This design comes from an exercise in tuning for small area on the open sky130 flow, not from production work. Function was checked by simulation only, so behaviour that the tests miss may differ from the original. The series may have gaps, and a smaller design here may also do less where the tests do not look. No activity file was given, so power comes from the tool's default toggle rates.

### Cells colored by class, run 1

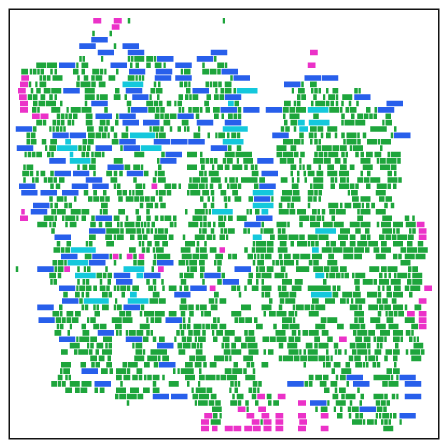
### M1 wires, run 1

Supply wires on this layer in gray.
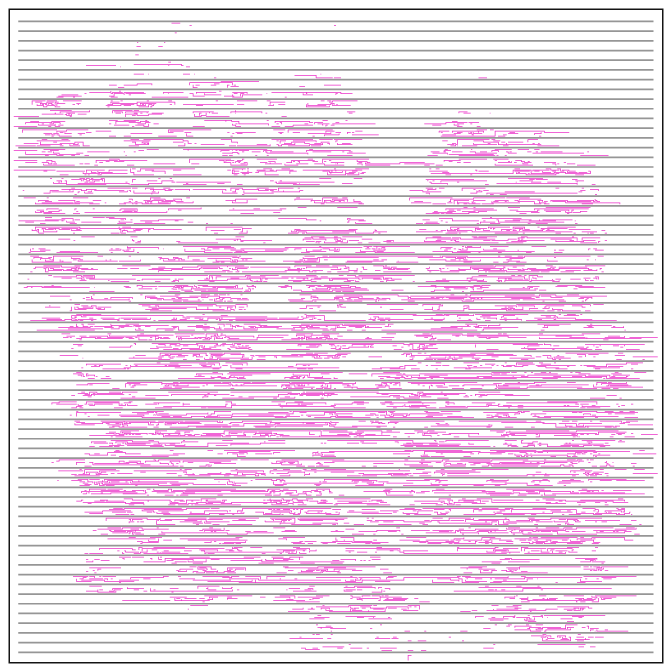
### Met3 routing, run 1

The bar under the picture is 50 µm long. Cells faint in the background.
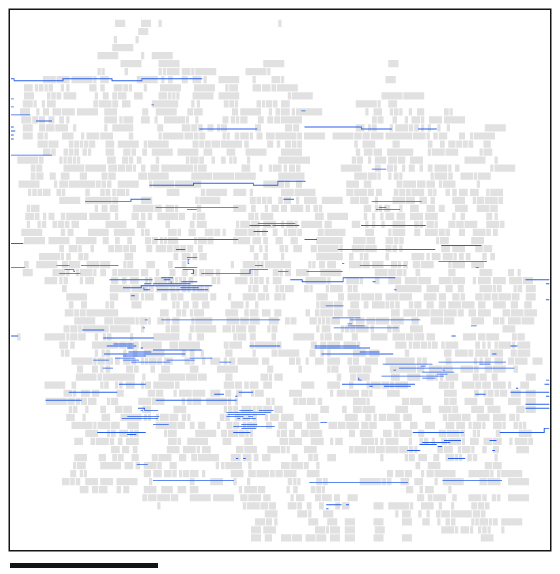
**design/flow/config.mk**
```make
export PLATFORM = sky130hd
export DESIGN_NAME = top_level
export DESIGN_NICKNAME = top_level
export VERILOG_FILES = /design/flow/design.v
export SDC_FILE = /design/flow/constraint.sdc
export NUM_CORES = 4
export LEC_CHECK = 0
export CAP_MARGIN = 20
export CORE_MARGIN = 2
export CORE_UTILIZATION = 40
export SLEW_MARGIN = 20
```
**design/flow/constraint.sdc**
```tcl
create_clock -name core_clock -period 20.0 [get_ports {clk}]
set_input_delay 4.0000 -clock core_clock [delete_from_list [all_inputs] [get_ports {clk}]]
set_output_delay 4.0000 -clock core_clock [all_outputs]
set_load 0.01 [all_outputs]
```
**design/flow/design.v**
```verilog
`timescale 1ns / 1ps
`default_nettype none
module top_level(
    input logic clk,
    input logic up_sw1,
    input logic down_sw1,
    input logic up_sw2,
    input logic down_sw2,
    input logic reset,
    input logic serve,
    input logic [9:0] vga_x,
    input logic [9:0] vga_y,
    input logic frame,
    output logic [3:0] vgaRed,
    output logic [3:0] vgaGreen,
    output logic [3:0] vgaBlue,
    output logic [7:0] an_n,
    output logic [6:0] segments_n
    );
    logic sclk;
    logic [9:0] x;
    logic [9:0] y;
    logic [11:0] rgb_back;
    logic [11:0] rgb_leftpad;
    logic [11:0] rgb_rightpad;
    logic [11:0] rgb_ball;
    logic [11:0] color;
    logic en;
    logic tophit_l;
    logic midhit_l;
    logic bothit_l;
    logic tophit_r;
    logic midhit_r;
    logic bothit_r;
    logic [9:0] ball_x;
    logic [9:0] ball_y;
    logic [7:0] an;
    logic [6:0] segments;
    logic visible;
    logic srv_l;
    logic srv_r;
    logic miss_l;
    logic miss_r;  
    assign sclk = clk;
    assign x = vga_x;
    assign y = vga_y;
    assign en = frame;
    background back(.vga_x(x), .vga_y(y), .rgb(rgb_back));
    paddle #(.OFFSET(0), .XLOC(25), .COLOR(12'hf00)) left_paddle(.reset(reset), .up_I(up_sw1), .down_I(down_sw1), .vga_x(x), .vga_y(y), .rgb(rgb_leftpad), .frame(en), .clk(sclk), .tophit(tophit_l), .midhit(midhit_l), .bothit(bothit_l), .ball_x(ball_x), .ball_y(ball_y));
    paddle #(.OFFSET(10), .XLOC(765), .COLOR(12'h00f)) right_paddle(.reset(reset), .up_I(up_sw2), .down_I(down_sw2), .vga_x(x), .vga_y(y), .rgb(rgb_rightpad), .frame(en), .clk(sclk), .tophit(tophit_r), .midhit(midhit_r), .bothit(bothit_r), .ball_x(ball_x), .ball_y(ball_y));
    ball #(.UP_LIMIT(136), .DOWN_LIMIT(512)) game_ball(.reset(reset), .tophit_l(tophit_l), .midhit_l(midhit_l), .bothit_l(bothit_l), .tophit_r(tophit_r), .midhit_r(midhit_r), .bothit_r(bothit_r), .clk(sclk), .frame(en), .vga_x(x), .vga_y(y), .rgb(rgb_ball), .visible(visible), .srv_l(srv_l), .srv_r(srv_r), .miss_l(miss_l), .miss_r(miss_r), .ball_x(ball_x), .ball_y(ball_y));
    controlunitFSM cntrl(.clk(sclk), .reset(reset), .serve(serve), .visible(visible), .srv_l(srv_l), .srv_r(srv_r), .miss_l(miss_l), .miss_r(miss_r), .frame(en), .an(an), .segments(segments));
    assign color = rgb_back | rgb_leftpad | rgb_rightpad | rgb_ball;
    assign {vgaRed, vgaGreen, vgaBlue} = color;
    assign segments_n = ~segments;
    assign an_n = ~an;
endmodule
`timescale 1ns / 1ps
module background(
    input logic [9:0] vga_x,
    input logic [9:0] vga_y,
    output logic [11:0] rgb
    );
    logic [11:0] rgb1;
    logic [11:0] rgb2;
    logic [11:0] rgb3;
    logic [11:0] rgb3_n;
    logic [11:0] alt_bit;
    assign alt_bit = {12{vga_y[4]}};
    rectgen #(.XLOC(0), .YLOC(128), .WIDTH(799), .HEIGHT(8), .COLOR(12'hfff)) top_wall(.x(vga_x), .y(vga_y), .rgb(rgb1));
    rectgen #(.XLOC(0), .YLOC(512), .WIDTH(799), .HEIGHT(8), .COLOR(12'hfff)) bottom_wall(.x(vga_x), .y(vga_y), .rgb(rgb2));
    rectgen #(.XLOC(396), .YLOC(136), .WIDTH(8), .HEIGHT(376), .COLOR(12'hfff)) net(.x(vga_x), .y(vga_y), .rgb(rgb3));
    assign rgb3_n = rgb3 & alt_bit;
    assign rgb = rgb1 | rgb2 | rgb3_n;
endmodule
`timescale 1ns / 1ps
module rectgen(
    input logic [9:0] x,
    input logic [9:0] y,
    output logic [11:0] rgb
    );
   parameter XLOC = 100;
   parameter YLOC = 100;
   parameter WIDTH = 100;
   parameter HEIGHT = 100;
   parameter COLOR = 12'hf00;
   always_comb
     if(x >= XLOC && x < (XLOC + WIDTH) && y >= YLOC && y < (YLOC + HEIGHT))
        rgb = COLOR;
     else 
        rgb = 12'h000;
endmodule
`timescale 1ns / 1ps
module paddle(
    input logic reset,
    input logic up_I,
    input logic down_I,
    input logic [9:0] vga_x,
    input logic [9:0] vga_y,
    output logic [11:0] rgb,
    input logic frame,
    input logic clk,
    output logic tophit,
    output logic midhit,
    output logic bothit,
    input logic [9:0] ball_x,
    input logic [9:0] ball_y
    );
    parameter XLOC = 0;
    parameter COLOR = 12'hfff;
    parameter OFFSET = 0;
    mvrectgen #(.OFFSET(OFFSET), .XLOC(XLOC), .YLOC(), .WIDTH(), .HEIGHT(), .COLOR(COLOR), .UP_LIMIT(136), .DOWN_LIMIT(512)) paddle(.x(vga_x), .y(vga_y), .rgb(rgb), .clk(clk), .up(up_I), .down(down_I), .reset(reset), .en(frame), .ball_x(ball_x), .ball_y(ball_y), .tophit(tophit), .midhit(midhit), .bothit(bothit));
endmodule
`timescale 1ns / 1ps
module mvrectgen(
    input logic clk,
    input logic reset,
    input logic en,
    input logic [9:0] x,
    input logic [9:0] y,
    input logic up,
    input logic down,
    output logic [11:0] rgb,
    input logic [9:0] ball_x,
    input logic [9:0] ball_y,
    output logic tophit,
    output logic midhit,
    output logic bothit
    );
   parameter WIDTH = 10;  
   parameter HEIGHT = 75;
   parameter OFFSET = 0;
   parameter XLOC = 0;  
   parameter YLOC = (600-HEIGHT)/2;
   parameter COLOR = 12'hfff;  
   parameter UP_LIMIT = 0;
   parameter DOWN_LIMIT = 600;
   logic [9:0] Y_LOC_new;
       always_ff @(posedge clk)
       begin
       if (reset) begin Y_LOC_new <= YLOC; end
       else if(en && up && ~down) 
        begin 
            if(Y_LOC_new <= UP_LIMIT)
                Y_LOC_new <= Y_LOC_new;
            else
                Y_LOC_new <= Y_LOC_new - 2;
        end
       else if(en && down && ~up) 
         begin 
             if(Y_LOC_new >= (DOWN_LIMIT-HEIGHT))
                 Y_LOC_new <= Y_LOC_new;
             else
                 Y_LOC_new <= Y_LOC_new + 2;
         end
        end
        always_comb
        begin
            tophit <= 1'b0;
            midhit <= 1'b0;
            bothit <= 1'b0;
                if(((ball_x+OFFSET) >= XLOC) && ((ball_x+OFFSET) <= XLOC + WIDTH))
                begin
                    if(ball_y >= (Y_LOC_new) && ball_y < (Y_LOC_new + (HEIGHT/3)))
                        tophit <= 1'b1;
                    else if(ball_y >= (Y_LOC_new + (HEIGHT/3)) && ball_y < (Y_LOC_new + (2*HEIGHT/3)))
                        midhit <= 1'b1;
                    else if(ball_y >= (Y_LOC_new + (2*HEIGHT/3)) && ball_y < (Y_LOC_new + (HEIGHT)))
                        bothit <= 1'b1;
                end
        end
     always_comb
     begin
     if(x >= (XLOC) && x < (XLOC + WIDTH) && y >= (Y_LOC_new) && y < (Y_LOC_new + HEIGHT))
        rgb = COLOR;
     else 
        rgb = 12'h000;
     end
endmodule
`timescale 1ns / 1ps
module ball(
    input logic reset,
    input logic tophit_l,
    input logic midhit_l,
    input logic bothit_l,
    input logic tophit_r,
    input logic midhit_r,
    input logic bothit_r,
    input logic clk,
    input logic frame,
    input logic [9:0] vga_x,
    input logic [9:0] vga_y,
    output logic [11:0] rgb,
    input logic visible,
    input logic srv_l,
    input logic srv_r,
    output logic miss_l,
    output logic miss_r,
    output logic [9:0] ball_x,
    output logic [9:0] ball_y
    );
   parameter WIDTH = 10;  
   parameter HEIGHT = 10;
   parameter XLOC = 400;  
   parameter YLOC = 300;
   parameter COLOR = 12'hff0;  
   parameter UP_LIMIT = 0;
   parameter DOWN_LIMIT = 600;
   parameter LEFT_LIMIT = 0;
   parameter RIGHT_LIMIT = 800;  
   logic [9:0] Y_LOC_new;    
   logic [9:0] X_LOC_new;
   logic [9:0] X_vel;
   logic [9:0] Y_vel;
   logic [2:0] speed_counter;
   logic y_direction_counter;
   always_ff @(posedge clk)
   begin
   if(reset)
   begin
   y_direction_counter <= 0;
   speed_counter <= 1;
   end
   else if(frame)
   begin
   y_direction_counter <= y_direction_counter + 1;
   if(speed_counter == 5)
   speed_counter <= 1;
   else
   speed_counter <= speed_counter + 1;
   end
   end
    always_ff @(posedge clk)
    begin
        if (reset) 
            begin 
            Y_LOC_new <= YLOC; 
            X_LOC_new <= XLOC;
            X_vel <= 0;
            Y_vel <= 0;
            miss_l <= 0;
            miss_r <= 0;
            end
        else if(frame)
            begin
            miss_l <= 0;
            miss_r <= 0;  
            if(srv_l)
                begin
                X_vel <= -2;
                if(y_direction_counter == 1)
                    Y_vel <= speed_counter;
                else
                    Y_vel <= -speed_counter;
                X_LOC_new <= X_LOC_new + X_vel;  
                Y_LOC_new <= Y_LOC_new + Y_vel;
                end
            else if(srv_r)
                begin
                X_vel <= 2;
                if(y_direction_counter == 1)
                    Y_vel <= speed_counter;
                else
                    Y_vel <= -speed_counter;
                X_LOC_new <= X_LOC_new + X_vel;  
                Y_LOC_new <= Y_LOC_new + Y_vel;
                end
            else
                begin
                if(X_LOC_new <= (LEFT_LIMIT+30)) 
                    begin
                    miss_l <= 1'b1;
                    Y_LOC_new <= YLOC; 
                    X_LOC_new <= XLOC;
                    X_vel <= 0;
                    Y_vel <= 0;
                    end
                else if(X_LOC_new >= (RIGHT_LIMIT-30)) 
                    begin
                    miss_r <= 1'b1;
                    Y_LOC_new <= YLOC; 
                    X_LOC_new <= XLOC;
                    X_vel <= 0;
                    Y_vel <= 0;
                    end
                else if(Y_LOC_new <= UP_LIMIT || Y_LOC_new >= (DOWN_LIMIT-HEIGHT))
                    begin
                    Y_vel <= -Y_vel;
                    X_LOC_new <= X_LOC_new + X_vel;  
                    Y_LOC_new <= Y_LOC_new - Y_vel; 
                    end   
                else if(tophit_l || tophit_r)
                    begin
                    X_vel <= -X_vel;
                    X_LOC_new <= X_LOC_new - (X_vel*2);  
                    if(Y_vel>1)
                        Y_vel <= Y_vel-1;
                    else if(Y_vel<1)
                        Y_vel <= Y_vel+1;
                    end
                else if(midhit_l || midhit_r)
                    begin
                    X_vel <= -X_vel;
                    X_LOC_new <= X_LOC_new - (X_vel*2);
                    end   
                else if(bothit_l || bothit_r)
                    begin
                    X_vel <= -X_vel;
                    X_LOC_new <= X_LOC_new - (X_vel*2);
                    if(Y_vel>0 && Y_vel<5)
                        Y_vel <= Y_vel+1;
                    else if(Y_vel<0 && Y_vel>-5)
                        Y_vel <= Y_vel-1;
                    end  
                else
                    begin
                    X_LOC_new <= X_LOC_new + X_vel;  
                    Y_LOC_new <= Y_LOC_new + Y_vel;
                    end    
                end
            end
     end
    always_comb
    begin
    ball_x = X_LOC_new;
    ball_y = Y_LOC_new;
    if(vga_x >= (X_LOC_new) && vga_x < (X_LOC_new + WIDTH) && vga_y >= (Y_LOC_new) && vga_y < (Y_LOC_new + HEIGHT) && visible)
       rgb = COLOR;
    else 
       rgb = 12'h000;
    end
endmodule
`timescale 1ns / 1ps
module controlunitFSM(
    input logic serve,
    input logic reset,
    input logic clk,
    output logic visible,
    output logic srv_l,
    output logic srv_r,
    input logic miss_l,
    input logic miss_r,
    input logic frame,
    output logic [7:0] an,
    output logic [6:0] segments
    );
    typedef enum logic [1:0] {S_L, S_R, PLAY, OVER} state_type;
       state_type state, next;
       logic update_left;
       logic update_right;
       logic win;
    sevenseg_control control(.win (win), .clk(clk), .an(an), .segments(segments), .reset(reset), .right_en(update_right), .left_en(update_left), .dp(), .frame(frame));
       always_ff @(posedge clk)
       if(reset) begin state <= S_R; end
       else if(frame) state <= next;
       always_comb
       begin
       srv_l = 1'b0;
       srv_r = 1'b0;
       visible = 1'b0;
       update_left = 1'b0;
       update_right = 1'b0;
       next = S_R;
        if(state == PLAY)            
            begin
                visible = 1'b1;
                if(miss_r)
                begin
                update_left = 1'b1;
                if(win)
                next = OVER;
                else
                next = S_L;
                end
                else if(miss_l)
                begin
                update_right = 1'b1;
                if(win)
                next = OVER;
                else
                next = S_R;
                end
                else
                next = PLAY;
            end
        else if(state == S_R)
            begin
                visible = 1'b1;
                if(serve)
                begin
                srv_r = 1'b1;
                next = PLAY;
                end
                else
                next = S_R;    
            end
        else if(state == S_L)
                begin
                    visible = 1'b1;
                    if(serve)
                    begin
                    srv_l = 1'b1;
                    next = PLAY;
                    end
                    else
                    next = S_L;    
                end
         else
                begin
                    visible = 1'b0;
                    next = OVER;
                end 
        end          
endmodule
`timescale 1ns / 1ps
module sevenseg_control(
    input logic clk,
    input logic right_en,
    input logic left_en,
    input logic reset,
    output logic [7:0] an,
    output logic [6:0] segments,
    output logic dp,
    input logic frame,
    output logic win
    );
    logic [2:0] q;
    logic [3:0] y;
    logic [3:0] in0;
    logic [3:0] in1;
    logic [3:0] in2;
    assign in2 = 4'h0;
    logic [3:0] in3;
    assign in3 = 4'h0;
    logic [3:0] in4;
    assign in4 = 4'h0;
    logic [3:0] in5;
    assign in5 = 4'h0;
    logic [3:0] in6;
    logic [3:0] in7;
    logic en1;
    logic en2;
    logic sclk;
    logic tick;
    logic right_en2;
    logic left_en2;
    logic reset2;
    assign right_en2 = right_en && frame;
    assign left_en2 = left_en && frame;
    assign reset2 = reset && frame;
    assign win = ((in1&&right_en2) || (in7&&left_en2));
    clkdiv #(.DIVFREQ(1000)) scan_div(.clk(clk), .reset(reset), .sclk(sclk), .tick(tick));
    counter_bcd dig0(.clk(clk), .Q(in0), .carry(en1), 
.reset(reset2), .en(right_en2));
    counter_bcd dig1(.clk(clk), .Q(in1), .carry(), 
.reset(reset2), .en(en1));
    counter_bcd dig6(.clk(clk), .Q(in6), .carry(en2), 
.reset(reset2), .en(left_en2));
    counter_bcd dig7(.clk(clk), .Q(in7), .carry(), 
.reset(reset2), .en(en2));
    counter_3bit cnt(.clk(clk), .reset(reset), .en(tick), .q(q));
    decoder3_8 decoder(.a(q), .y(an));
    Multiplexer mux(.a(q), .y(y), .in0(in0), .in1(in1), .in2(in2), 
.in3(in3), .in4(in4), .in5(in5), .in6(in6), .in7(in7), .dp(dp));
    seven_seg seg(.data(y), .segments(segments));
endmodule
module clkdiv(input logic clk, input logic reset, output logic sclk, output logic tick);
   parameter DIVFREQ = 100;   
   parameter DIVBITS = 26;    
   parameter CLKFREQ = 100_000_000;
   parameter DIVAMT = (CLKFREQ / DIVFREQ) / 2;
   logic [DIVBITS-1:0] q;
   assign tick = (q == DIVAMT-1) && !sclk;
   always_ff @(posedge clk)
     if (reset)
       begin
	  q <= 0;
	  sclk <= 0;
       end
     else if (q == DIVAMT-1) begin
	q <= 0;
	sclk <= ~sclk;
     end
     else q <= q + 1;
endmodule  
`timescale 1ns / 1ps
module counter_bcd(input logic clk, output logic [3:0] Q,
       output logic carry, input logic reset, input logic en);
  assign carry = ((Q == 4'b1001) && en);
   always_ff @( posedge clk )
     begin
     if(reset) 
     Q <= 4'b0000;
     else if(en)   
        if(Q == 4'b1001)
        Q <= 4'b0000;
        else
        Q <= Q + 1;     
     end
endmodule  
`timescale 1ns / 1ps
module counter_3bit(
    input logic clk,
    input logic reset,
    input logic en,
    output logic [2:0] q
    );
    always_ff @ (posedge clk)
    begin
        if (reset)
            q <= 3'b000;
        else if (en)
            q <= q + 1;
    end
endmodule
`timescale 1ns / 1ps
module decoder3_8(
    input logic [2:0] a,
    output logic [7:0] y
    );
    always_comb
        case(a)
            3'b000: y=8'b00000001;
            3'b001: y=8'b00000010;
            3'b010: y=8'b00000000;
            3'b011: y=8'b00000000;
            3'b100: y=8'b00000000;
            3'b101: y=8'b00000000;
            3'b110: y=8'b01000000;
            3'b111: y=8'b10000000;
            default:y=8'b00000000;
        endcase
endmodule
`timescale 1ns / 1ps
module Multiplexer(
    input logic [2:0] a,
    input logic [3:0] in0,in1,in2,in3,in4,in5,in6,in7,
    output logic [3:0] y,
    output logic dp
    );
    logic [3:0] digits [0:7];
    assign digits[0] = in0;
    assign digits[1] = in1;
    assign digits[2] = in2;
    assign digits[3] = in3;
    assign digits[4] = in4;
    assign digits[5] = in5;
    assign digits[6] = in6;
    assign digits[7] = in7;
    assign y = digits[a];
    assign dp = (a == 3'b010);
endmodule
`timescale 1ns / 1ps
module seven_seg(input logic [3:0] data,
 output logic [6:0] segments);
   always_comb
     case (data)
       4'h0: segments = 7'b1111110;
       4'h1: segments = 7'b0110000;
       4'h2: segments = 7'b1101101;
       4'h3: segments = 7'b1111001;
       4'h4: segments = 7'b0110011;
       4'h5: segments = 7'b1011011;
       4'h6: segments = 7'b1011111;
       4'h7: segments = 7'b1110000;
       4'h8: segments = 7'b1111111;
       4'h9: segments = 7'b1110011;
       4'hA: segments = 7'b1110111;
       4'hB: segments = 7'b0011111;
       4'hC: segments = 7'b1001110;
       4'hD: segments = 7'b0111101;
       4'hE: segments = 7'b1001111;
       4'hF: segments = 7'b1000111;
       default: segments = 7'b0000000;
     endcase  
endmodule  
```
**design/flow/run.sh**
```bash
#!/bin/bash
# synth_recipe.tcl (not shown) runs the flow's synth.tcl, then flattens the netlist and writes it again
# the make line also repeats each setting of config.mk as NAME=value (left out here)
make -C /OpenROAD-flow-scripts/flow DESIGN_CONFIG=/design/flow/config.mk WORK_HOME=/design/flow/orfs CLKGATE_MAP_FILE= SYNTH_SCRIPT=/design/flow/synth_recipe.tcl finish
```
==> flow_summary.yaml, run 1 <==
final_layout:
  nFillCells: 3180
  area_growth_pct: 10.6
  fin_cells: 2063
  layout-drive-gt1-share_pct: 4.64
sta:
  timing.fmax_ghz: 0.0845
  setup-tns-final_ns: 0
  skew_ns: 0.0157
  finalHoldViolCount: 0
grt:
  antenna_found_initial: 0
  grt-ovfl-total: 0
floorplanning:
  num_rows: 65
  core_um2: 31500
  io_pins: 55
  die_h_um: 183
clock_tree:
  clkTransAtPathRegs_ns: 0.06
place:
  dp_cells: 2031
  io_buffers: 50
min_path:
  whs_endpoint: "cntrl.control.scan_div.q[0]$_SDFF_PP0_"
synth:
  synthAdderAreaFrac_pct: 22.6
  synth_top_family_by_area: "compound AO/OA/AOI/OAI gates"
  synthSimpleGateAreaFrac_pct: 20.2
route:
  drt_pre_antenna_iters: 5
  dr_wl_met3_um: 1600
  drtIter0Drc: 888
  wire_per_inst_um: 17.1
  wl_met2_um: 16300
  dr_total_vias: 11900
run_status:
  status: "complete, no violations"
critical_path:
  setup.worst_path.start_class: "input port"
## Picture notes: 'Cells colored by class'
legend:
  cyan:
    class: clock drivers and dummy loads
    cells: 32
    share_of_their_area: 4.7%
  green:
    class: remaining logic cells
    cells: 1455
    share_of_their_area: 74%
  blue:
    class: registers
    cells: 115
    share_of_their_area: 17%
  magenta:
    class: remaining buffers and delay cells
    cells: 59
    share_of_their_area: 4.1%

## Picture notes: 'M1 wires'
share of all routed wire: 48%
main direction: horizontal

## Picture notes: 'Met3 routing'
main direction: horizontal
longest straight run: 40.0 µm

-- run 1: final cells by class --
cell class,count,share of cell area [%]
flip-flops and latches,115,16.3
clock inverters,15,1.54
repair buffers,59,3.98
clock buffers,17,3.01
multi-input cells,1348,68.8
well taps,402,3.56
inverters,107,2.84
-- run 1: how the worst max path moves through the flow --
stage	startpoint	endpoint	slack [ns]
2_1_floorplan	vga_y[1]	vgaRed[1]	9.36
3_3_place_gp	vga_y[1]	vgaRed[0]	8.26
3_5_place_dp	vga_y[1]	vgaRed[0]	8.19
4_1_cts	vga_y[1]	vgaRed[0]	8.15
5_1_grt	vga_y[1]	vgaRed[0]	8.03
6_report	vga_y[1]	vgaRed[0]	8.16
-- run 1: power groups by stage --
stage | clock [mW] | combinational, mW | sequential [mW]
floorplan | 0 | 0.337 | 0.267
global placement | 0 | 0.421 | 0.288
detailed placement | 0 | 0.429 | 0.288
CTS | 0.351 | 0.432 | 0.283
global route | 0.362 | 0.490 | 0.287
finish | 0.344 | 0.436 | 0.284
### Floorplan with the power grid, run 1

The bar under the picture is 50 µm long. Pins as bars on the die edge.
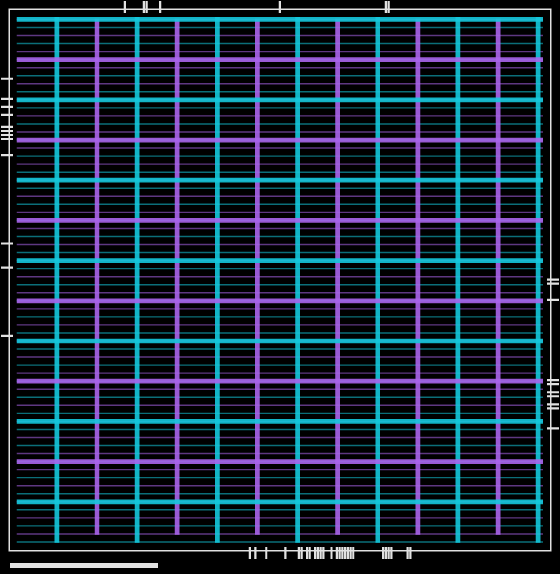

--- run 2 (changed files replaced; the others as in run 1) ---
==> design/flow/design.v <==
`timescale 1ns / 1ps
`default_nettype none
module top_level(
    input logic clk,
    input logic up_sw1,
    input logic down_sw1,
    input logic up_sw2,
    input logic down_sw2,
    input logic reset,
    input logic serve,
    input logic [9:0] vga_x,
    input logic [9:0] vga_y,
    input logic frame,
    output logic [3:0] vgaRed,
    output logic [3:0] vgaGreen,
    output logic [3:0] vgaBlue,
    output logic [7:0] an_n,
    output logic [6:0] segments_n
    );
    localparam logic [1:0] S_L = 2'd0, S_R = 2'd1, PLAY = 2'd2, OVER = 2'd3;
    logic [7:0] pl, pr;           
    logic [8:0] bx;               
    logic [9:0] by;               
    logic [9:0] vy;               
    logic       dir;              
    logic [1:0] st;               
    logic [2:0] spd;              
    logic       ydir;             
    logic [3:0] in0, in1, in6, in7;   
    logic [16:0] dv;              
    logic [2:0] q;                
    always_ff @(posedge clk)
        if (reset) pl <= 8'd131;
        else if (frame && up_sw1 && !down_sw1) begin
            if (pl > 8'd68) pl <= pl - 8'd1;
        end else if (frame && down_sw1 && !up_sw1) begin
            if (pl < 8'd219) pl <= pl + 8'd1;
        end
    always_ff @(posedge clk)
        if (reset) pr <= 8'd131;
        else if (frame && up_sw2 && !down_sw2) begin
            if (pr > 8'd68) pr <= pr - 8'd1;
        end else if (frame && down_sw2 && !up_sw2) begin
            if (pr < 8'd219) pr <= pr + 8'd1;
        end
    logic moving, missl, missr, wall, zone;
    logic [7:0] psel;
    logic [8:0] f;
    logic [9:0] d;
    logic top, mid, bot;
    assign moving = (vy != 10'd0);
    assign missl = (bx <= 9'd15);
    assign missr = (bx >= 9'd385);
    assign wall  = (by <= 10'd136) || (by >= 10'd502);
    assign zone  = (bx <= 9'd17) || (bx >= 9'd378 && bx <= 9'd382);
    assign psel  = bx[8] ? pr : pl;
    assign f = by[9:1] - {1'b0, psel};
    assign d = {f, by[0]};
    assign top = zone && (d < 10'd25);
    assign mid = zone && (d >= 10'd25) && (d < 10'd50);
    assign bot = zone && (d >= 10'd50) && (d < 10'd75);
    logic win;
    assign win = dir ? (in7 != 4'd0) : (in1 != 4'd0);
    always_ff @(posedge clk)
        if (reset) begin
            ydir <= 1'b0;
            spd <= 3'd1;
        end else if (frame) begin
            ydir <= ~ydir;
            spd <= (spd == 3'd5) ? 3'd1 : spd + 3'd1;
        end
    always_ff @(posedge clk)
        if (reset) begin
            bx <= 9'd200;
            by <= 10'd300;
            vy <= 10'd0;
            dir <= 1'b0;
            st <= S_R;
        end else if (frame) begin
            if (st == S_L || st == S_R) begin
                if (serve) begin
                    st <= PLAY;
                    dir <= st[0];
                    vy <= ydir ? {7'd0, spd} : -{7'd0, spd};
                end
            end else if (st == PLAY) begin
                if (!moving) begin
                    if (win) st <= OVER;
                    else st <= dir ? S_L : S_R;
                end else if (missl || missr) begin
                    bx <= 9'd200;
                    by <= 10'd300;
                    vy <= 10'd0;
                    dir <= missr;
                end else if (wall) begin
                    vy <= -vy;
                    by <= by - vy;
                    bx <= dir ? bx + 9'd1 : bx - 9'd1;
                end else if (top || mid || bot) begin
                    dir <= ~dir;
                    bx <= dir ? bx - 9'd2 : bx + 9'd2;
                    if (top && vy > 10'd1) vy <= vy - 10'd1;
                    if (bot && vy < 10'd5) vy <= vy + 10'd1;
                end else begin
                    bx <= dir ? bx + 9'd1 : bx - 9'd1;
                    by <= by + vy;
                end
            end
        end
    logic upd_l, upd_r;
    assign upd_l = frame && st == PLAY && !moving && dir;
    assign upd_r = frame && st == PLAY && !moving && !dir;
    always_ff @(posedge clk)
        if (reset && frame) begin
            in0 <= 4'd0; in1 <= 4'd0; in6 <= 4'd0; in7 <= 4'd0;
        end else begin
            if (upd_r) begin
                in0 <= (in0 == 4'd9) ? 4'd0 : in0 + 4'd1;
                if (in0 == 4'd9) in1 <= (in1 == 4'd9) ? 4'd0 : in1 + 4'd1;
            end
            if (upd_l) begin
                in6 <= (in6 == 4'd9) ? 4'd0 : in6 + 4'd1;
                if (in6 == 4'd9) in7 <= (in7 == 4'd9) ? 4'd0 : in7 + 4'd1;
            end
        end
    logic tick;
    assign tick = (dv[15:0] == 16'h6461);
    always_ff @(posedge clk)
        if (reset) dv <= 17'h19a10;
        else dv <= {dv[15:0], dv[16] ^ dv[5] ^ tick};
    always_ff @(posedge clk)
        if (reset) q <= 3'd0;
        else if (tick) q <= q + 3'd1;
    logic [3:0] digit;
    always_comb
        case (q)
            3'd0: digit = in0;
            3'd1: digit = in1;
            3'd6: digit = in6;
            3'd7: digit = in7;
            default: digit = 4'd0;
        endcase
    logic [6:0] seg;
    always_comb
        case (digit)
            4'd0: seg = 7'b1111110;
            4'd1: seg = 7'b0110000;
            4'd2: seg = 7'b1101101;
            4'd3: seg = 7'b1111001;
            4'd4: seg = 7'b0110011;
            4'd5: seg = 7'b1011011;
            4'd6: seg = 7'b1011111;
            4'd7: seg = 7'b1110000;
            4'd8: seg = 7'b1111111;
            default: seg = 7'b1110011;
        endcase
    assign segments_n = ~seg;
    assign an_n = ~{q == 3'd7, q == 3'd6, 4'b0000, q == 3'd1, q == 3'd0};
    logic wallpix, netpix, lpad, rpad, ballpix, padrow;
    logic [7:0] pdisp;
    logic [9:0] e;
    logic [9:0] bdx, bdy;
    assign wallpix = (vga_x < 10'd799) && (vga_y[9:3] == 7'd16 || vga_y[9:3] == 7'd64);
    assign netpix  = (vga_x >= 10'd396) && (vga_x < 10'd404) && (vga_y >= 10'd136) && (vga_y < 10'd512) && vga_y[4];
    assign pdisp   = vga_x[9] ? pr : pl;
    assign e       = {1'b0, vga_y[9:1]} - {2'b00, pdisp};    
    assign padrow  = !e[9] && ({e[8:0], vga_y[0]} < 10'd75);
    assign lpad    = padrow && (vga_x >= 10'd25) && (vga_x < 10'd35);
    assign rpad    = padrow && (vga_x >= 10'd765) && (vga_x < 10'd775);
    assign bdx     = {1'b0, vga_x[9:1]} - {1'b0, bx};
    assign bdy     = vga_y - by;
    assign ballpix = (st != OVER) && !bdx[9] && (bdx[8:0] < 9'd5)
                     && (vga_y >= by) && (bdy < 10'd10);
    logic r, g, b;
    assign r = wallpix | netpix | lpad | ballpix;
    assign g = wallpix | netpix | ballpix;
    assign b = wallpix | netpix | rpad;
    assign vgaRed = {4{r}};
    assign vgaGreen = {4{g}};
    assign vgaBlue = {4{b}};
endmodule
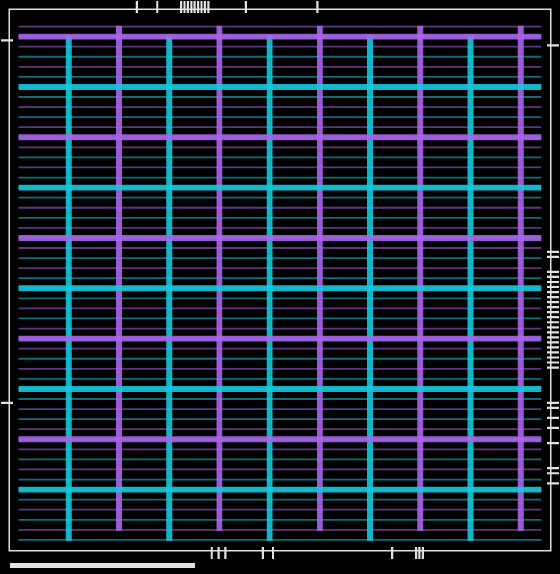
*Floorplan with the power grid, run 2*
The bar under the picture is 50 µm long. Pins as bars on the die edge.
legend:
  cyan:
    net: VSS
  purple:
    net: VDD
signal pins: 55
met5 straps: 10
met1 rails: 52

==> run 2 against run 1 <==
  * Still clean on timing, DRC and antenna
  * Combinational power is 62% lower
  * Clock power is 51% lower
  * Sequential share of layout area is 3.3 points higher
  * Register-to-register slack better by 0.21 ns
  * Via count is 40% lower
  * Die area is 36% lower
  * Routed wire length is 44% lower
  * Maximum frequency is 1.8% lower
  * Worst setup slack worse by 0.21 ns
  * Critical path depth is 3 higher
  * Worst hold slack worse by 0.0031 ns
==> flow_summary.yaml, run 2 <==
run_status:
  status: "complete, no violations"
critical_path:
  cp-endpoint: "vgaBlue[3]"
  setup.worst_path.start_class: "input port"
final_layout:
  final-clk-cell-share_pct: 3.13
  largest_class: "multi-input gates"
  multi_input_area_share_pct: 64.2
  n_all_inverters: 82
  sh_seq_area_pct: 19.6
  layout-drive-gt1-share_pct: 3.58
  n_clock_buffer: 9
  n_all_buffers: 55
  area_growth_pct: 11.5
  num-multi-input-gates: 821
  fin_cells: 1327
  nFillCells: 1967
grt:
  grt_usage_pct: 18.8
  antenna_found_initial: 0
  grt-ovfl-total: 0
place:
  io_buffers: 50
pwr:
  comb-power_uw: 164
  seq_cell_power_uw: 194
  clkPwrFrac_pct: 32.0
  p_clk_uw: 168
sta:
  timing.fmax_ghz: 0.0830
  skew_ns: 0.0103
  finalHoldViolCount: 0
floorplanning:
  io_pins: 55
  core_um2: 19600
  die_h_um: 146
  floorplan.tapcells: 265
min_path:
  whs_endpoint: "dv[9]$_SDFF_PP1_"
route:
  dr_wl_met3_um: 705
  wl_met2_um: 8710
  drt_pre_antenna_iters: 5
  wire_per_inst_um: 15.0
  drtIter0Drc: 370
clock_tree:
  clkTransAtPathRegs_ns: 0.07
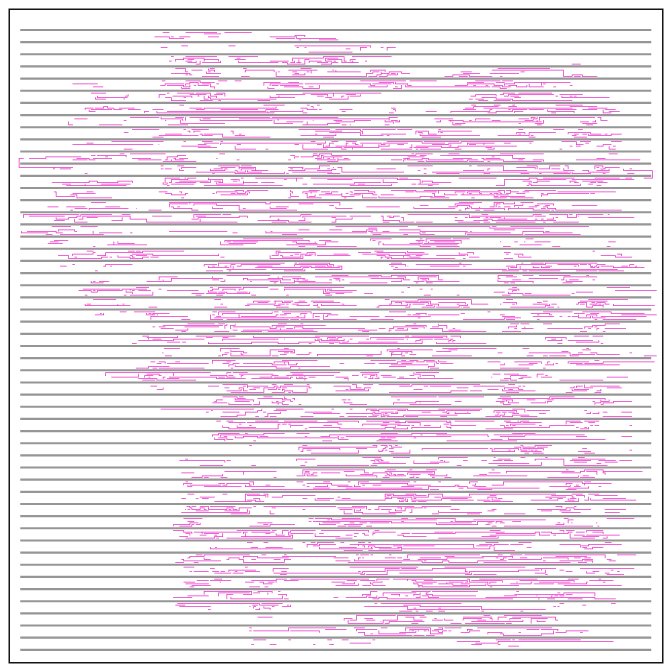
*M1 wires, run 2*
Supply wires on this layer in gray.
longest straight run: 39.6 µm
main direction: horizontal
wire length on this layer: 10200 µm
share of all routed wire: 51%

run 2: cell count changes after synthesis, sizes merged, moves of 19 or more:
cell    before  now
a211oi      27    8
a21oi      115   83
nor2       155  103
nand2      117   73
o21a        25    5
nor3        53   22
mux2i        7   42
dfxtp      115   88
o21ai       90   64
inv        101   80
ha         220   86
xnor2       81   49
clkbuf      46   24
run 2: logic make-up (layout without fill, tap and decap cells):
| group | count (synthesis) | after routing | share of synthesized area, % |
|---|---|---|---|
| compound gates | 275 | 275 | 22.5 |
| xor+xnor | 67 | 67 | 7.28 |
| fa+ha+maj | 95 | 95 | 15.6 |
| buf+inv | 130 | 153 | 6.85 |
| flops | 88 | 88 | 21.9 |
| mux | 43 | 43 | 5.36 |
| other cells | 1 | 4 | 0.0466 |
| simple gates | 337 | 337 | 20.5 |
run 2: worst reg2reg max path, delay by kind of cell (launching register included):
kind	cells	cell delay [ns]
AND/OR/NAND/NOR	5	1.42
AO/OA/AOI/OAI	5	1.24
flip-flops	1	0.82
adder cells (fa/ha/maj)	2	0.60
multiplexers	1	0.43
buffers and inverters	1	0.05
### Met3 routing, run 2

The bar under the picture is 50 µm long. Cells faint in the background.
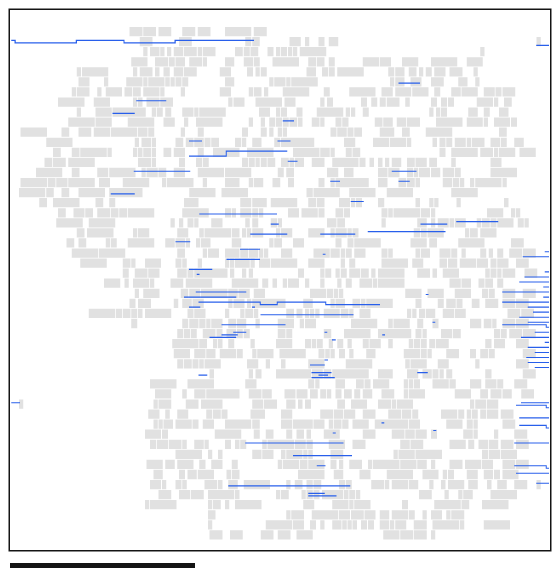

## Run 3: files that changed since run 2, shown whole
==> design/flow/design.v <==
`timescale 1ns / 1ps
`default_nettype none
module top_level(
    input logic clk,
    input logic up_sw1,
    input logic down_sw1,
    input logic up_sw2,
    input logic down_sw2,
    input logic reset,
    input logic serve,
    input logic [9:0] vga_x,
    input logic [9:0] vga_y,
    input logic frame,
    output logic [3:0] vgaRed,
    output logic [3:0] vgaGreen,
    output logic [3:0] vgaBlue,
    output logic [7:0] an_n,
    output logic [6:0] segments_n
    );
    logic [7:0] pl, pr;
    logic [8:0] bx;
    logic [9:0] by;
    logic vis, pend, dir, win;
    logic r, g, b;
    padctr u_pl(.clk(clk), .reset(reset), .up(frame & up_sw1 & ~down_sw1),
                .dn(frame & down_sw1 & ~up_sw1), .p(pl));
    padctr u_pr(.clk(clk), .reset(reset), .up(frame & up_sw2 & ~down_sw2),
                .dn(frame & down_sw2 & ~up_sw2), .p(pr));
    ballctl u_ball(.clk(clk), .reset(reset), .frame(frame), .serve(serve), .pl(pl), .pr(pr),
                   .win(win), .bx(bx), .by(by), .vis(vis), .pend(pend), .dir(dir));
    scores u_sc(.clk(clk), .reset(reset), .frame(frame), .pend(pend), .dir(dir), .win(win),
                .an_n(an_n), .segments_n(segments_n));
    pix u_pix(.vga_x(vga_x), .vga_y(vga_y), .pl(pl), .pr(pr), .bx(bx), .by(by), .vis(vis),
              .r(r), .g(g), .b(b));
    assign vgaRed = {4{r}};
    assign vgaGreen = {4{g}};
    assign vgaBlue = {4{b}};
endmodule
module padctr(
    input logic clk, reset, up, dn,
    output logic [7:0] p
    );
    logic u, d;
    logic [8:0] cu, cd;
    assign u = up && !(!p[7] && !p[5] && !p[4] && !p[3] && !p[1] && !p[0]);
    assign d = dn && !(p[7] && p[6] && p[4] && p[3] && p[1] && p[0]);
    always_comb begin
        cu[0] = u;
        cd[0] = d;
        for (int i = 0; i < 8; i++) begin
            cu[i+1] = cu[i] & ~p[i];
            cd[i+1] = cd[i] & p[i];
        end
    end
    always_ff @(posedge clk)
        if (reset) p <= 8'd131;
        else p <= p ^ (cu[7:0] | cd[7:0]);
endmodule
module ballctl(
    input logic clk, reset, frame, serve,
    input logic [7:0] pl, pr,
    input logic win,
    output logic [8:0] bx,
    output logic [9:0] by,
    output logic vis, pend, dir
    );
    localparam logic [1:0] S_L = 2'd0, S_R = 2'd1, PLAY = 2'd2, OVER = 2'd3;
    logic [9:0] vy;
    logic [1:0] st;
    logic [2:0] spd;
    logic ydir;
    logic moving, play, srv, mv, mvnm, miss, missr, wall, zone, hit, hitx;
    logic [7:0] psel;
    logic [8:0] f;
    logic [9:0] fb;
    logic [9:0] d;
    logic top, bot;
    assign moving = (vy != 10'd0);
    assign play  = (st == PLAY);
    assign vis   = (st != OVER);
    assign srv   = frame && !st[1] && serve;           
    assign pend  = play && !moving;                    
    assign mv    = frame && play && moving;            
    assign missr = bx[8] && bx[7] && bx[0];            
    assign miss  = (bx[8:4] == 5'd0) || missr;         
    assign mvnm  = mv && !miss;
    assign wall  = (by <= 10'd136) || (by >= 10'd502);
    assign zone  = (bx[8:1] == 8'd8) || (bx >= 9'd378 && bx <= 9'd382);
    assign psel  = bx[8] ? pr : pl;
    always_comb begin
        fb[0] = 1'b0;
        for (int i = 0; i < 9; i++) begin
            logic a, s;
            a = by[i+1];
            s = (i < 8) ? psel[i] : 1'b0;
            f[i] = a ^ s ^ fb[i];
            fb[i+1] = (~a & s) | (~(a ^ s) & fb[i]);
        end
    end
    assign d = {f, by[0]};
    assign hit = zone && (d < 10'd75);
    assign top = (d < 10'd25);
    assign bot = (d >= 10'd50);
    assign hitx = mvnm && !wall && hit;                
    always_ff @(posedge clk)
        if (reset) begin
            ydir <= 1'b0;
            spd <= 3'd1;
        end else if (frame) begin
            ydir <= ~ydir;
            spd <= (spd == 3'd5) ? 3'd1 : spd + 3'd1;
        end
    logic negv, incv, decv;
    logic [9:0] va, w, vsum;
    logic [10:0] ci, cd;
    assign negv = (srv && !ydir) || (mvnm && wall);
    assign decv = hitx && top && (vy[9:1] != 9'd0);
    assign incv = negv || (hitx && bot && (vy[9:3] == 7'd0) && (vy[2:0] < 3'd5));
    assign va   = vy | {7'd0, srv ? spd : 3'd0};       
    assign w    = va ^ {10{negv}};
    always_comb begin
        ci[0] = incv;
        cd[0] = decv;
        for (int i = 0; i < 10; i++) begin
            ci[i+1] = ci[i] & w[i];
            cd[i+1] = cd[i] & ~w[i];
        end
    end
    assign vsum = w ^ (ci[9:0] | cd[9:0]);
    logic addy;
    logic [9:0] ya, ysum;
    logic [10:0] yc;
    assign addy = mvnm && !hitx;
    assign ya = addy ? vsum : 10'd0;
    always_comb begin
        yc[0] = 1'b0;
        for (int i = 0; i < 10; i++) begin
            ysum[i] = by[i] ^ ya[i] ^ yc[i];
            yc[i+1] = (by[i] & ya[i]) | ((by[i] ^ ya[i]) & yc[i]);
        end
    end
    logic xs, odd;
    logic [9:0] xu, xd;
    logic [8:0] xt;
    assign xs  = ~(hitx ^ dir);                        
    assign odd = mvnm && !hitx;
    always_comb begin
        xt[0] = odd;
        xu[1] = mvnm && !xs && (hitx || bx[0]);
        xd[1] = mvnm && xs && (hitx || !bx[0]);
        for (int i = 1; i < 9; i++) begin
            xt[i] = xu[i] | xd[i];
            xu[i+1] = xu[i] & bx[i];
            xd[i+1] = xd[i] & ~bx[i];
        end
    end
    always_ff @(posedge clk)
        if (reset || (mv && miss)) begin
            bx <= 9'd200;
            by <= 10'd300;
            vy <= 10'd0;
        end else begin
            bx <= bx ^ xt;
            by <= ysum;
            vy <= vsum;
        end
    always_ff @(posedge clk)
        if (reset) begin
            dir <= 1'b0;
            st <= S_R;
        end else if (frame) begin
            if (srv) begin
                st <= PLAY;
                dir <= st[0];
            end else if (pend) begin
                if (win) st <= OVER;
                else st <= dir ? S_L : S_R;
            end else if (mv && miss) begin
                dir <= missr;
            end else if (hitx) begin
                dir <= ~dir;
            end
        end
endmodule
module bcd(
    input logic clk, clr, en,
    output logic [3:0] q,
    output logic co
    );
    assign co = en && q[3] && q[0];                    
    always_ff @(posedge clk)
        if (clr) q <= 4'd0;
        else begin
            q[0] <= q[0] ^ en;
            q[1] <= q[1] ^ (en && q[0] && !q[3]);
            q[2] <= q[2] ^ (en && q[0] && q[1]);
            q[3] <= q[3] ^ (en && q[0] && (q[1] && q[2] || q[3]));
        end
endmodule
module scores(
    input logic clk, reset, frame, pend, dir,
    output logic win,
    output logic [7:0] an_n,
    output logic [6:0] segments_n
    );
    logic [3:0] in0, in1, in6, in7;
    logic upd_l, upd_r, c0, c6, clr;
    assign upd_l = frame && pend && dir;
    assign upd_r = frame && pend && !dir;
    assign clr = reset && frame;
    assign win = dir ? (in7 != 4'd0) : (in1 != 4'd0);
    bcd u0(.clk(clk), .clr(clr), .en(upd_r), .q(in0), .co(c0));
    bcd u1(.clk(clk), .clr(clr), .en(c0), .q(in1), .co());
    bcd u6(.clk(clk), .clr(clr), .en(upd_l), .q(in6), .co(c6));
    bcd u7(.clk(clk), .clr(clr), .en(c6), .q(in7), .co());
    logic [16:0] dv;
    logic [2:0] q;
    logic tick;
    assign tick = (dv[15:0] == 16'h6461);
    always_ff @(posedge clk)
        if (reset) dv <= 17'h19a10;
        else dv <= {dv[15:0], dv[16] ^ dv[5] ^ tick};
    always_ff @(posedge clk)
        if (reset) q <= 3'd0;
        else q <= q ^ {tick & q[1] & q[0], tick & q[0], tick};
    logic [3:0] dg;
    always_comb
        case (q)
            3'd0: dg = in0;
            3'd1: dg = in1;
            3'd6: dg = in6;
            3'd7: dg = in7;
            default: dg = 4'd0;
        endcase
    logic [6:0] seg;
    assign seg[6] = dg[3] | dg[1] | (dg[2] & dg[0]) | (!dg[2] & !dg[0]);
    assign seg[5] = !dg[2] | (dg[1] & dg[0]) | (!dg[1] & !dg[0]);
    assign seg[4] = dg[2] | !dg[1] | dg[0];
    assign seg[3] = (!dg[2] & !dg[0]) | (!dg[2] & dg[1]) | (dg[1] & !dg[0]) | (dg[2] & !dg[1] & dg[0]);
    assign seg[2] = (!dg[2] & !dg[0]) | (dg[1] & !dg[0]);
    assign seg[1] = dg[3] | (!dg[1] & !dg[0]) | (dg[2] & !dg[1]) | (dg[2] & !dg[0]);
    assign seg[0] = dg[3] | (!dg[2] & dg[1]) | (dg[2] & !dg[1]) | (dg[1] & !dg[0]);
    assign segments_n = ~seg;
    assign an_n = ~{q == 3'd7, q == 3'd6, 4'b0000, q == 3'd1, q == 3'd0};
endmodule
module pix(
    input logic [9:0] vga_x, vga_y,
    input logic [7:0] pl, pr,
    input logic [8:0] bx,
    input logic [9:0] by,
    input logic vis,
    output logic r, g, b
    );
    logic wallpix, netpix, lpad, rpad, ballpix, padrow;
    logic [7:0] pdisp;
    logic [8:0] e;  logic [9:0] ce;    
    logic [8:0] dx; logic [9:0] cx;    
    logic [9:0] dy; logic [10:0] cy;   
    assign pdisp = vga_x[9] ? pr : pl;
    always_comb begin
        ce[0] = 1'b0; cx[0] = 1'b0; cy[0] = 1'b0;
        for (int i = 0; i < 9; i++) begin
            logic a, s;
            a = vga_y[i+1]; s = (i < 8) ? pdisp[i] : 1'b0;
            e[i] = a ^ s ^ ce[i];
            ce[i+1] = (~a & s) | (~(a ^ s) & ce[i]);
            a = vga_x[i+1]; s = bx[i];
            dx[i] = a ^ s ^ cx[i];
            cx[i+1] = (~a & s) | (~(a ^ s) & cx[i]);
        end
        for (int i = 0; i < 10; i++) begin
            logic a, s;
            a = vga_y[i]; s = by[i];
            dy[i] = a ^ s ^ cy[i];
            cy[i+1] = (~a & s) | (~(a ^ s) & cy[i]);
        end
    end
    assign wallpix = (vga_x < 10'd799) && (vga_y[9:3] == 7'd16 || vga_y[9:3] == 7'd64);
    assign netpix  = (vga_x[9:2] == 8'd99 || vga_x[9:2] == 8'd100) && !vga_y[9] && vga_y[4]
                     && (vga_y[8] || vga_y[7]);
    assign padrow  = !ce[9] && ({e, vga_y[0]} < 10'd75);
    assign lpad    = padrow && (vga_x >= 10'd25) && (vga_x < 10'd35);
    assign rpad    = padrow && (vga_x >= 10'd765) && (vga_x < 10'd775);
    assign ballpix = vis && !cx[9] && (dx < 9'd5) && !cy[10] && (dy < 10'd10);
    assign r = wallpix | netpix | lpad | ballpix;
    assign g = wallpix | netpix | ballpix;
    assign b = wallpix | netpix | rpad;
endmodule
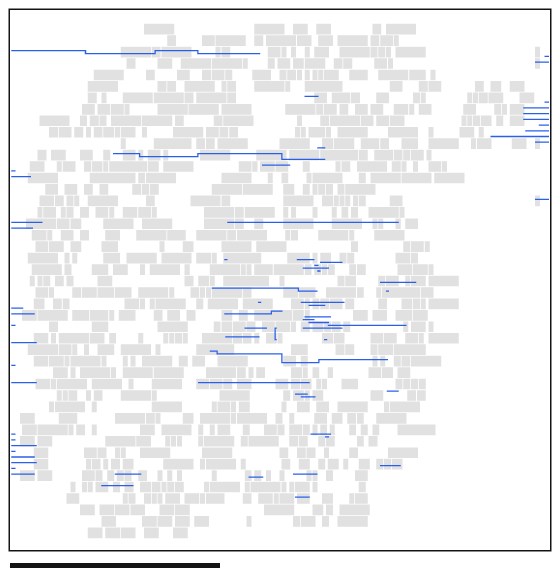
*Met3 routing, run 3*
The bar under the picture is 50 µm long. Cells faint in the background.
wire length on this layer: 528 µm
longest straight run: 40.5 µm
nets with wire on the layer: 56

==> run 3 against run 2 <==
  * Still clean on timing, DRC and antenna
  * Power fell by 14%
  * Sequential share of layout area is 5.5 points higher
  * Global-route usage shrank 0.26 points
  * Sequential power about the same
  * Core utilization rose by 0.55 points
  * Synthesized area shrank 23%
  * Routed wire length fell by 27%
  * Worst setup slack worse by 1.1 ns
==> flow_summary.yaml, run 3 <==
min_path:
  whs_endpoint: "u_sc.dv[11]$_SDFF_PP1_"
  hold_path.class: "flop to flop"
final_layout:
  area_growth_pct: 13.7
  n_all_inverters: 58
  num-multi-input-gates: 535
  largest_class: "multi-input gates"
  layout-drive-gt1-share_pct: 6.15
  fin_cells: 936
  multi_input_area_share_pct: 56.4
  sh_seq_area_pct: 25.1
  n_clock_buffer: 11
  final-clk-cell-share_pct: 4.82
  n_all_buffers: 51
  design.seq.count: 88
  buf_share_pct: 7.23
sta:
  finalHoldViolCount: 0
  skew_ns: 0.00619
  rsz0062_at_grt: "no"
  setup-tns-final_ns: 0
  timing.fmax_ghz: 0.0759
floorplanning:
  floorplan.tapcells: 188
  core_um2: 15100
  num_rows: 45
  io_pins: 55
  die_h_um: 128
route:
  wl_met2_um: 6970
  drtIter0Drc: 250
  drt_pre_antenna_iters: 6
  dr_total_vias: 5033
  dr_wl_met3_um: 527
pwr:
  seq_cell_power_uw: 192
  top_power_group: "sequential cells"
  comb-power_uw: 71.4
  p_clk_uw: 191
  clkPwrFrac_pct: 42.0
critical_path:
  cp_common_cell: "fa_1"
  setup.worst_path.start_class: "input port"
place:
  dp_cells: 920
  io_buffers: 50
run_status:
  status: "complete, no violations"
grt:
  grt_usage_pct: 18.5
  antenna_found_initial: 0
  grt-ovfl-total: 0
clock_tree:
  clkTransAtPathRegs_ns: 0.06
  root_buffer: "clkbuf_16"
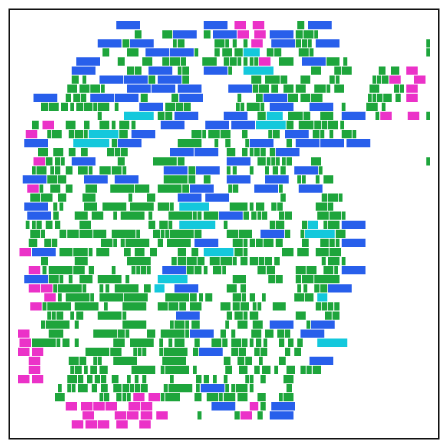
*Cells colored by class, run 3*
legend:
  green:
    class: remaining logic cells
    cells: 593
    share_of_their_area: 62%
  cyan:
    class: clock drivers and dummy loads
    cells: 16
    share_of_their_area: 5.0%
  blue:
    class: registers
    cells: 88
    share_of_their_area: 26%
  magenta:
    class: remaining buffers and delay cells
    cells: 51
    share_of_their_area: 7.5%

-- run 3: cell types whose count changed in the layout (fill, tap and decap cells not counted), moves of 24 or more --
cell | before | now
a21oi_1 | 82 | 23
fa_1 | 9 | 39
ha_1 | 86 | 10
mux2i_1 | 42 | 18
nand2_1 | 73 | 42
o21ai_0 | 57 | 17
-- run 3: cell families after synthesis --
family | after synthesis | share of synthesized area [%]
other cells | 1 | 0.0607
xor+xnor | 42 | 5.95
simple gates | 306 | 26.6
flops | 88 | 28.5
mux | 31 | 5.28
fa+ha+maj | 49 | 14.7
compound gates | 103 | 11.5
buf+inv | 105 | 7.51
-- run 3: how the worst max path moves through the flow --
stage / startpoint / to / slack (ns) / cells after the start
floorplan: vga_x[9] / vgaRed[0] / 8.02 / 21
global placement: vga_x[9] / vgaRed[0] / 6.95 / 21
detailed placement: vga_x[9] / vgaRed[3] / 6.86 / 21
CTS: vga_x[9] / vgaRed[3] / 6.84 / 21
global route: vga_x[9] / vgaBlue[0] / 6.55 / 22
finish: vga_x[9] / vgaRed[3] / 6.83 / 21

==> notes/layouts.md <==
Pictures saved along the way, in no particular order.

Track usage over the die.
picture 1
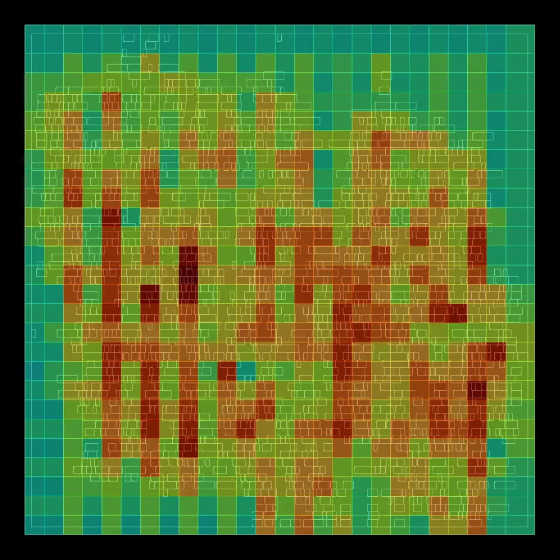
picture 2
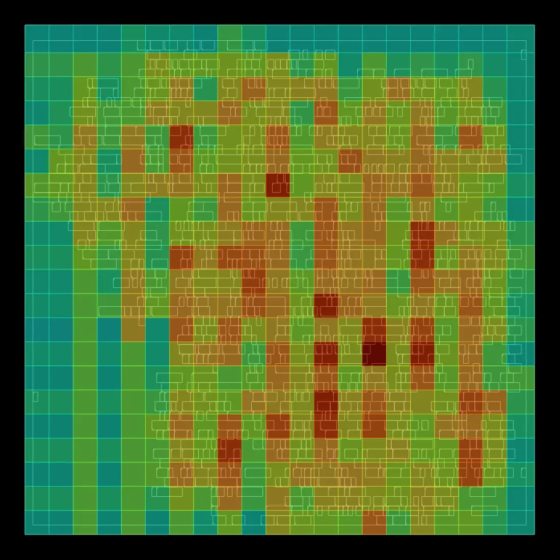
picture 3
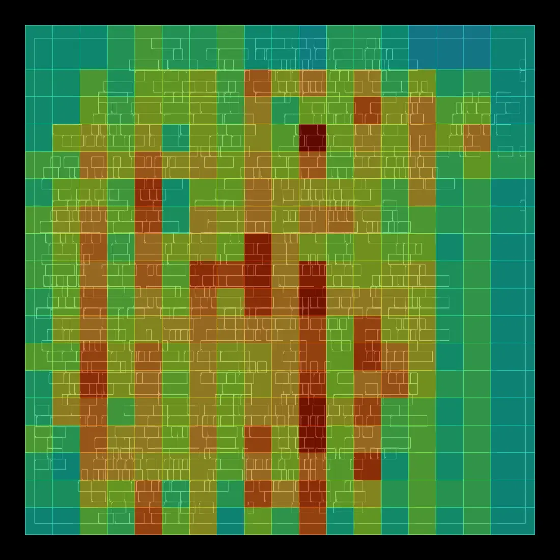
Run 2 is picture 2.
Run 3 is picture 3.
Run 1 is picture 1.
- highest track usage: picture 1

-- what the ideal ports hide --
No port has a modelled driver above. Below, the same layouts with a new extraction and two added sets of constraints. Step 1 sets driving cells, clkbuf_16 on the clock port and buf_2 on the other inputs (assumed; they add their load-dependent delay and slew). Step 2 adds t to the input delays and takes it off the output delays; t is the mean of the earliest and latest rising clock arrival at the registers after step 1. Input paths then give back, and output paths get back, about the clock's delay inside the block. Three values: ideal, step 1, step 2; two values: the first two.
run	t, ns	setup slack, ns	worst register clock-pin slew, ns	worst slew at a driven data input, ns
run 1	0.477	8.165 / 8.141 / 8.141	0.07 / 0.07	0.06
run 2	0.402	7.953 / 7.922 / 7.922	0.07 / 0.07	0.04
run 3	0.387	6.832 / 6.806 / 6.806	0.07 / 0.07	0.04
After both steps every run listed still meets setup and hold. The setup slack of run 2, which loses most, moves by -0.031 ns with the drivers and by -0.031 ns with both steps.
